This design comes from an exercise in tuning for small area on the open sky130 flow, not from production work.
Only simulation tests tie the RTL to the original design; equivalence was not proved.
Power is estimated from default activity; no workload was simulated.

Close-up of the layout:
Window x 36 to 86, y 36 to 86 um. Cells in gray, sequential cells in the stronger gray; small squares are vias.
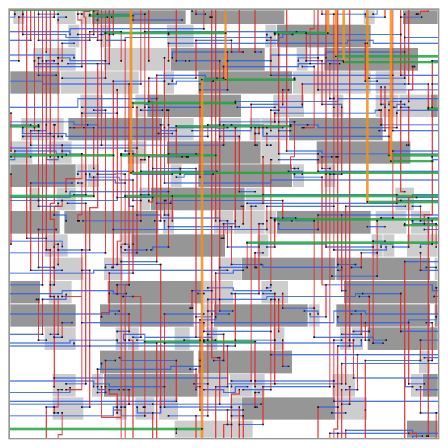
Sequential cells colored by netlist name:
(1.5 px per um) Other cells in gray.
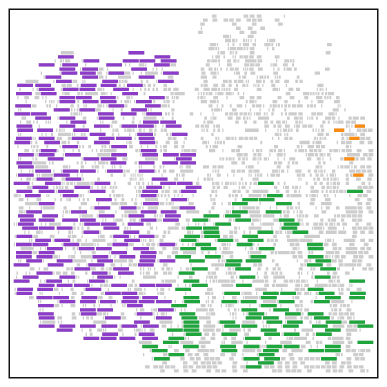
==> design.v <==
module mux2 #(parameter n = 16) (Out, InA, InB, Select);
	input 	[n-1:0]	InA, InB;
	input			Select;
	output 	[n-1:0]	Out;
	assign Out = Select ? InB : InA;
endmodule
module add(Out, InA, InB);
	input 		[4:0] InA, InB;
	output reg	[4:0] Out;
	always @(*) begin
		Out = InA + InB;
	end
endmodule
module SignExtend(Out, In);
	input 	[4:0] 	In;
	output 	[15:0] 	Out;
	assign Out = In[4] ? {11'b11111111111, In}:{11'b00000000000, In};
endmodule
module ALU (Out, Zero, InA, InB, ALU_opcode);
	input signed		[15:0]	InA, InB;
	input				[2:0]	ALU_opcode;
	output reg signed	[15:0]	Out;
	output reg					Zero;
	always @(*) begin
		case (ALU_opcode)
			3'd0:	Out = InA + InB;
			3'd1:	Out = InA - InB;
			3'd2:	Out = InA & InB;
			3'd3:	Out = InA | InB;
			3'd4:	Out = InA ^ InB;
			3'd5:	Out = InA >> InB[2:0];
			3'd6:	Out = InA >>> InB[2:0];
			3'd7:	Out = InA << InB[2:0];
		endcase
		Zero = (Out == 16'd0) ? 1'b1 : 1'b0;
	end
endmodule
module PC(PC, In, RST, CLK);
	input		[4:0] 	In;
	input 				CLK, RST;
	output reg	[4:0] 	PC;
	always @(posedge CLK) begin
		if (RST)
			PC <= 5'd0;
		else
			PC <= In;
	end
endmodule
module RegFile(	ReadData1, 
				ReadData2,
				REG0,
				REG1,
				REG2,
				REG3,
				REG4,
				REG5,
				REG6,
				REG7,
				WriteData, 
				ReadWriteEn, 
				WriteAddress, 
				ReadAddress1, 
				ReadAddress2, 
				RST,
				CLK);
	input 			ReadWriteEn, RST, CLK;	
	input	[2:0] 	WriteAddress, ReadAddress1, ReadAddress2;
	input	[15:0] 	WriteData;
	output 	[15:0] 	ReadData1, ReadData2;
	output	[15:0] 	REG0, REG1, REG2, REG3, REG4, REG5, REG6, REG7;
	reg 	[15:0] array_reg [7:0];
	reg 	[15:0] reg1, reg2;
	integer i;
	always @(posedge CLK) begin
		if (RST) begin
			for (i=0; i<8; i=i+1)
				array_reg[i] <= 16'd0;
		end
		else if(ReadWriteEn) begin
			if (WriteAddress != 3'd0)
				array_reg[WriteAddress] <= WriteData;	
		end
	end
	always @(*) begin 
			reg1 = array_reg[ReadAddress1];
			reg2 = array_reg[ReadAddress2];
	end	
	assign REG0 = array_reg[0];
	assign REG1 = array_reg[1];
	assign REG2 = array_reg[2];
	assign REG3 = array_reg[3];
	assign REG4 = array_reg[4];
	assign REG5 = array_reg[5];
	assign REG6 = array_reg[6];
	assign REG7 = array_reg[7];
	assign ReadData1 = reg1;
	assign ReadData2 = reg2;
endmodule
module DMEM(ReadData, Address, WriteData, WriteEn, RST, CLK);
	input 				CLK, RST, WriteEn;
	input 		[15:0] 	Address, WriteData;
	output 	 	[15:0] 	ReadData;
	reg [15:0] array_reg [15:0];
	integer i;
	always @ (posedge CLK)begin
		if (RST) begin
			for (i=0; i<16; i=i+1)
				array_reg[i] <= 16'd0;
		end
		else if (WriteEn)
			array_reg[Address[3:0]] <= WriteData;
	end
	assign ReadData = array_reg[Address[3:0]];
endmodule
module Control(PCSrc, RegSrc, RegWrEn, ALUSrc, ALUopcode, DmemWrEn, WrSrc, INST, z);
	input				z;
	input		[4:0] 	INST;
	output reg	[2:0] 	ALUopcode;
	output reg 			PCSrc, RegSrc, RegWrEn, ALUSrc, DmemWrEn, WrSrc;
	always @(*) begin
		PCSrc = 1'b0;
		RegSrc = 1'b0;
		RegWrEn = 1'b0;
		ALUSrc = 1'b0;
		DmemWrEn = 1'b0;
		WrSrc = 1'b1;
		ALUopcode = 3'd0;
		if(INST[4] == 1'b0) begin		 
			PCSrc = 1'b0;
			RegSrc = 1'b1;
			RegWrEn = 1'b1;
			ALUSrc = 1'b0; 				
			DmemWrEn = 1'b0;
			WrSrc = 1'b1;
			if(INST[3:0] == 4'b0010) ALUopcode = 3'd0; 	 
			if(INST[3:0] == 4'b0011) ALUopcode = 3'd1;	 
			if(INST[3:0] == 4'b0100) ALUopcode = 3'd2;	 
			if(INST[3:0] == 4'b0101) ALUopcode = 3'd3;	 
			if(INST[3:0] == 4'b0110) ALUopcode = 3'd4;	 
			if(INST[3:0] == 4'b1000) ALUopcode = 3'd5; 	 
			if(INST[3:0] == 4'b1001) ALUopcode = 3'd6;	 
			if(INST[3:0] == 4'b1010) ALUopcode = 3'd7;	 
		end
		else if(INST[4] == 1'd1) begin
			if(INST[3] == 1'b0) begin 			 
				PCSrc = 1'b0;
				RegSrc = 1'b1;
				RegWrEn = 1'b1;
				ALUSrc = 1'b1;
				DmemWrEn = 1'b0;
				WrSrc = 1'b1;
				if(INST[2:0] == 3'b010) ALUopcode = 3'd0; 	 
				if(INST[2:0] == 3'b100) ALUopcode = 3'd2;	 
				if(INST[2:0] == 3'b101) ALUopcode = 3'd3;	 
				if(INST[2:0] == 3'b110) ALUopcode = 3'd4;	 
			end
			else if (INST[3] == 1'b1) begin
				if (INST[3:0] == 4'b1100) begin     
					PCSrc = 1'b0;
					RegSrc = 1'b0;
					RegWrEn = 1'b1;
					ALUSrc = 1'b1;
					DmemWrEn = 1'b0;
					WrSrc = 1'b0;
					ALUopcode = 3'd0; 	 
				end
				else if (INST[3:0] == 4'b1101) begin     
					PCSrc = 1'b0;
					RegSrc = 1'b0;
					RegWrEn = 1'b0;
					ALUSrc = 1'b1;
					DmemWrEn = 1'b1;
					WrSrc = 1'b0;
					ALUopcode = 3'd0; 	 
				end
				else if (INST[3:0] == 4'b1110) begin     
					RegSrc = 1'b0;
					RegWrEn = 1'b0;
					ALUSrc = 1'b0;
					DmemWrEn = 1'b0;
					WrSrc = 1'b1;
					ALUopcode = 3'd1; 	 
					if(z == 1'b1)
						PCSrc = 1'b1;
					else	
						PCSrc = 1'b0;
				end
				else if (INST[3:0] == 4'b1111) begin     
					RegSrc = 1'b0;
					RegWrEn = 1'b0;
					ALUSrc = 1'b0;
					DmemWrEn = 1'b0;
					WrSrc = 1'b1;
					ALUopcode = 3'd1; 	 
					if(z == 1'b1)
						PCSrc = 1'b0;
					else	
						PCSrc = 1'b1;
				end
			end
		end
	end
endmodule
module Datapath (CLK, RST, INSTR, PCSrc, RegSrc, RegWrEn, ALUSrc, ALUopcode, DmemWrEn, WrSrc, INST, Zero, PC,
				REG0, REG1, REG2, REG3, REG4, REG5, REG6, REG7, ALU_result, outDMEM, ALU_A, ALU_B
				);
	input			CLK, RST, PCSrc, RegSrc, RegWrEn, ALUSrc, DmemWrEn, WrSrc;
	input 	[2:0]	ALUopcode;
	input	[15:0]	INSTR;
	output	[5:0]	PC;
	output 	[15:0]	REG0, REG1, REG2, REG3, REG4, REG5, REG6, REG7;
	output	[15:0]	ALU_result, outDMEM;
	output	[4:0]	INST;
	output			Zero;
	output	[15:0]	ALU_A, ALU_B;
	wire	[15:0]	instruction;
	wire 	[4:0]	PCout;
	wire	[4:0]	pc0, pc1, muxPC;
	wire	[2:0]	muxRegFile;
	wire	[15:0]	A, B;
	wire	[15:0]	kq_signExtend, muxALU;
	wire	[15:0]	outALU;
	wire	[15:0]	muxDataWr;
	mux2 #(.n(5)) inst0(.Select(PCSrc), .InA(pc0), .InB(pc1), .Out(muxPC));
	PC inst1(.CLK(CLK), .RST(RST), .In(muxPC), .PC(PCout));
	add inst2(.InA(5'd1), .InB(PCout), .Out(pc0));
	assign instruction = INSTR;	 
	add inst4(.InA(instruction[4:0]), .InB(PCout), .Out(pc1));
	assign PC = PCout << 1;
	assign INST = instruction[15:11];
	mux2 #(.n(3)) inst5(.Select(RegSrc), .InA(instruction[10:8]), .InB(instruction[4:2]), .Out(muxRegFile));
	RegFile inst6 (	.ReadData1(A), 
					.ReadData2(B),
					.REG0(REG0),
					.REG1(REG1),
					.REG2(REG2),
					.REG3(REG3),
					.REG4(REG4),
					.REG5(REG5),
					.REG6(REG6),
					.REG7(REG7),
					.WriteData(muxDataWr), 
					.ReadWriteEn(RegWrEn), 
					.WriteAddress(instruction[10:8]), 
					.ReadAddress1(instruction[7:5]), 
					.ReadAddress2(muxRegFile), 
					.RST(RST),
					.CLK(CLK));
	SignExtend inst7(.In(instruction[4:0]), .Out(kq_signExtend));
	mux2 #(.n(16)) inst8(.Select(ALUSrc), .InA(B), .InB(kq_signExtend), .Out(muxALU));
	ALU inst9(.InA(A), .InB(muxALU), .ALU_opcode(ALUopcode), .Out(outALU), .Zero(Zero));
	DMEM inst10(.ReadData(outDMEM), .Address(outALU), .WriteData(B), .WriteEn(DmemWrEn), .RST(RST), .CLK(CLK));
	mux2 #(.n(16)) inst11(.Select(WrSrc), .InA(outDMEM), .InB(outALU), .Out(muxDataWr));
	assign ALU_result = outALU;
	assign ALU_A = A;
	assign ALU_B = muxALU;
endmodule
module Lab4(CLK, RST, INSTR, PC, REG0, REG1, REG2, REG3, REG4, REG5, REG6, REG7, 
		inst_opcode, ALUopcode, ALU_result, Zero, outDMEM, ALU_A, ALU_B);
	input	CLK, RST;
	input		[15:0]	INSTR;
	output 		[5:0]	PC;
	output 		[15:0]	REG0, REG1, REG2, REG3, REG4, REG5, REG6, REG7;
	output 		[4:0]	inst_opcode;
	output 		[2:0]	ALUopcode;
	output 		[15:0]	ALU_result, outDMEM, ALU_A, ALU_B;
	output				Zero;
	wire 				PCSrc, RegSrc, RegWrEn, ALUSrc, DmemWrEn, WrSrc;
	Control c(.PCSrc(PCSrc), .RegSrc(RegSrc), 
			.RegWrEn(RegWrEn), .ALUSrc(ALUSrc), 
			.ALUopcode(ALUopcode), 
			.DmemWrEn(DmemWrEn), .WrSrc(WrSrc), 
			.INST(inst_opcode), .z(Zero));
	Datapath d(	.CLK(CLK), .RST(RST), .INSTR(INSTR), .PCSrc(PCSrc), .RegSrc(RegSrc), 
				.RegWrEn(RegWrEn), .ALUSrc(ALUSrc), 
				.ALUopcode(ALUopcode), .DmemWrEn(DmemWrEn), 
				.WrSrc(WrSrc), .INST(inst_opcode), .Zero(Zero), .PC(PC),
				.REG0(REG0), .REG1(REG1), .REG2(REG2), .REG3(REG3), 
				.REG4(REG4), .REG5(REG5), .REG6(REG6), .REG7(REG7), .ALU_result(ALU_result),
				.outDMEM(outDMEM), .ALU_A(ALU_A), .ALU_B(ALU_B)
				);
endmodule
==> run.sh <==
#!/bin/bash
# synth_recipe.tcl (not shown) runs the flow's synth.tcl, then flattens the netlist and writes it again
# the make line also repeats each setting of config.mk as NAME=value (left out here)
make -C /OpenROAD-flow-scripts/flow DESIGN_CONFIG=/design/flow/config.mk WORK_HOME=/design/flow/orfs CLKGATE_MAP_FILE= SYNTH_SCRIPT=/design/flow/synth_recipe.tcl finish
==> config.mk <==
export PLATFORM = sky130hd
export DESIGN_NAME = Lab4
export DESIGN_NICKNAME = Lab4
export VERILOG_FILES = /design/flow/design.v
export SDC_FILE = /design/flow/constraint.sdc
export NUM_CORES = 4
export LEC_CHECK = 0
export CAP_MARGIN = 20
export CORE_MARGIN = 2
export CORE_UTILIZATION = 40
export PLACE_DENSITY = 0.6
export SLEW_MARGIN = 20
==> constraint.sdc <==
create_clock -name core_clock -period 12.0 [get_ports {CLK}]
set_input_delay 2.4000 -clock core_clock [delete_from_list [all_inputs] [get_ports {CLK}]]
set_output_delay 2.4000 -clock core_clock [all_outputs]
set_load 0.01 [all_outputs]
==> qor.yml <==
crit_path_end: "Zero"
timing.critical_path.from: "INSTR[14]"
via_count_of_the_first_global_routing_pass: 18413
holdCritPathClass: "flop to flop"
drc_errors: 0
crit_required_ns: 9.60
post_detailed_placement_cell_area_sq_um: 26300
fraction_of_the_mapped_netlist_area_in_compound_gates: 0.122
globalRouteTotalUtil: 0.293
crit-reg2reg-capture: "d.inst1.PC[4]$_SDFF_PP0_"
timing.rr.start: "d.inst6.array_reg[3][2]$_SDFFCE_PN0P_"
status: "complete, no violations"
setup-tns-final_ns: 0
ys.warnings.count: 6
ys_seq_area_frac: 0.502
final.clkbuf_count: 53
die_w_um: 245
timing_max_transition_violations_final: 0
antenna_found_initial: 1
synth.area.mux_share: 0.123
nFlopsAndLatches: 389
ys_seq_elements: 389
synth.avg_cell_area_sq_um: 10.6
dp_hpwl_um: 62900
critPathSlowestCell: "sky130_fd_sc_hd__clkdlybuf4s50_1"
vias: 19255
insertedDiodeCount: 0
multi_input_comb_area_sq_um: 10600
clock_tree.htree_level_count: 2
placed_cells: 3108
synth_xor_xnor_area_share: 0.0117
min_delay_worst_endpoint: "d.inst1.PC[0]$_SDFF_PP0_"
clk-insertion-delay-late_ns: 0.58
-- 'close-up of the layout' (at the start) --
green -> M3
orange -> M4
blue -> M1
red -> M2
most frequent = edfxtp_1 (32), nor2_1 (30), mux2i_1 (13)
sequential cells in the window = 32
netlist names of flops here include = d.inst10.array_reg (32)
cells with their middle in the window = 118

-- 'sequential cells colored by netlist name' (at the start) --
purple -> d.inst10.array_reg  # sequential cells 256
green -> d.inst6.array_reg  # sequential cells 128
orange -> d.inst1.PC  # sequential cells 5
Flop+latch power: 0.00161 W
Reg area: 11600 sq um
final design utilization: 0.481
sequential fraction of total cell area: 0.421

cells in the mapped netlist, drive strengths merged (9+ instances only):
master and n:
mux2 27, o32ai 17, a221oi 9, xnor2 22, xor2 9, or2 14, mux2i 162, o31ai 12
a32oi 15, o22ai 14, a22oi 17, a211oi 22, a31oi 10, edfxtp 384, a31o 13, nor2 454
o211ai 26, and3 30, nor3 39, ha 53, mux4 41, a21oi 74, nand2b 28, nand2 169
clkbuf 91, o21ai 84, nand3 74, inv 51, nor2b 22, o21a 11, buf 80
report_power, final:
group / total, W / internal, W / switching, W
registers: 0.00161 / 0.00156 / 0.0000523
clock network: 0.00124 / 0.000685 / 0.000557
logic: 0.00201 / 0.000734 / 0.00128
total: 0.00487 / 0.00298 / 0.00189
metrics by stage:
| step | setup WS, ns | hold slack (ns) | total power, W | util |
|---|---|---|---|---|
| finish | 0.506 | 0.604 | 0.00487 | 0.481 |
| global route | 0.178 | 0.633 | 0.00503 | 0.481 |
| CTS | 0.358 | 0.610 | 0.00485 | 0.480 |
| detailed placement | 0.398 | 0.597 | 0.00362 | 0.458 |
| global placement | 0.462 | 0.596 | 0.00361 | 0.458 |
| floorplan | 2.22 | 0.629 | 0.00274 | - |
timing repair:
action	4_1_cts	5_1_grt
hold buffers	0	0
resized for setup	0	1
setup endpoints to repair	0	1
routing by layer:
layer,track usage,up-vias,share of wire
li1,-,8397,-
met1,0.384,9560,0.39
met2,0.476,1085,0.47
met3,0.0513,213,0.086
met4,0.127,0,0.048
met5,0,-,0
layout by cell type, fill, tap and decap left out, types with 41 or more instances in the layout:
| cell type | n |
|---|---|
| sky130_fd_sc_hd__mux4_2 | 41 |
| sky130_fd_sc_hd__o21ai_0 | 75 |
| sky130_fd_sc_hd__mux2i_1 | 160 |
| sky130_fd_sc_hd__nand3_1 | 74 |
| sky130_fd_sc_hd__clkdlybuf4s50_1 | 219 |
| sky130_fd_sc_hd__a21oi_1 | 71 |
| sky130_fd_sc_hd__clkbuf_16 | 43 |
| sky130_fd_sc_hd__nand2_1 | 167 |
| sky130_fd_sc_hd__nor2_1 | 442 |
| sky130_fd_sc_hd__ha_1 | 53 |
| sky130_fd_sc_hd__buf_4 | 93 |
| sky130_fd_sc_hd__edfxtp_1 | 384 |
| sky130_fd_sc_hd__inv_1 | 46 |

[static timing again, ports no longer ideal]
Ports are ideal in the flow. The routed layout listed here was re-timed in OpenROAD. Step 1, drivers: a clkbuf_16 drives CLK and a buf_2 each remaining input, both assumed. Step 2 times the ports against the registers' clock, not the clock port: input delays grow and output delays shrink by t, the midpoint of the rising clock arrivals with the driver on. Slacks: ideal / step 1 / step 2; pairs: ideal / step 1.
t, ns: 0.636
setup slack, ns: 0.506 / 0.470 / 0.470
latest minus earliest clock arrival (ns): 0.020 / 0.020
worst data-port slew with drivers (ns): 0.05
After both steps setup and hold are still met in this run. For this run, drivers alone change the setup slack by -0.036 ns; drivers and shift together by -0.036 ns.
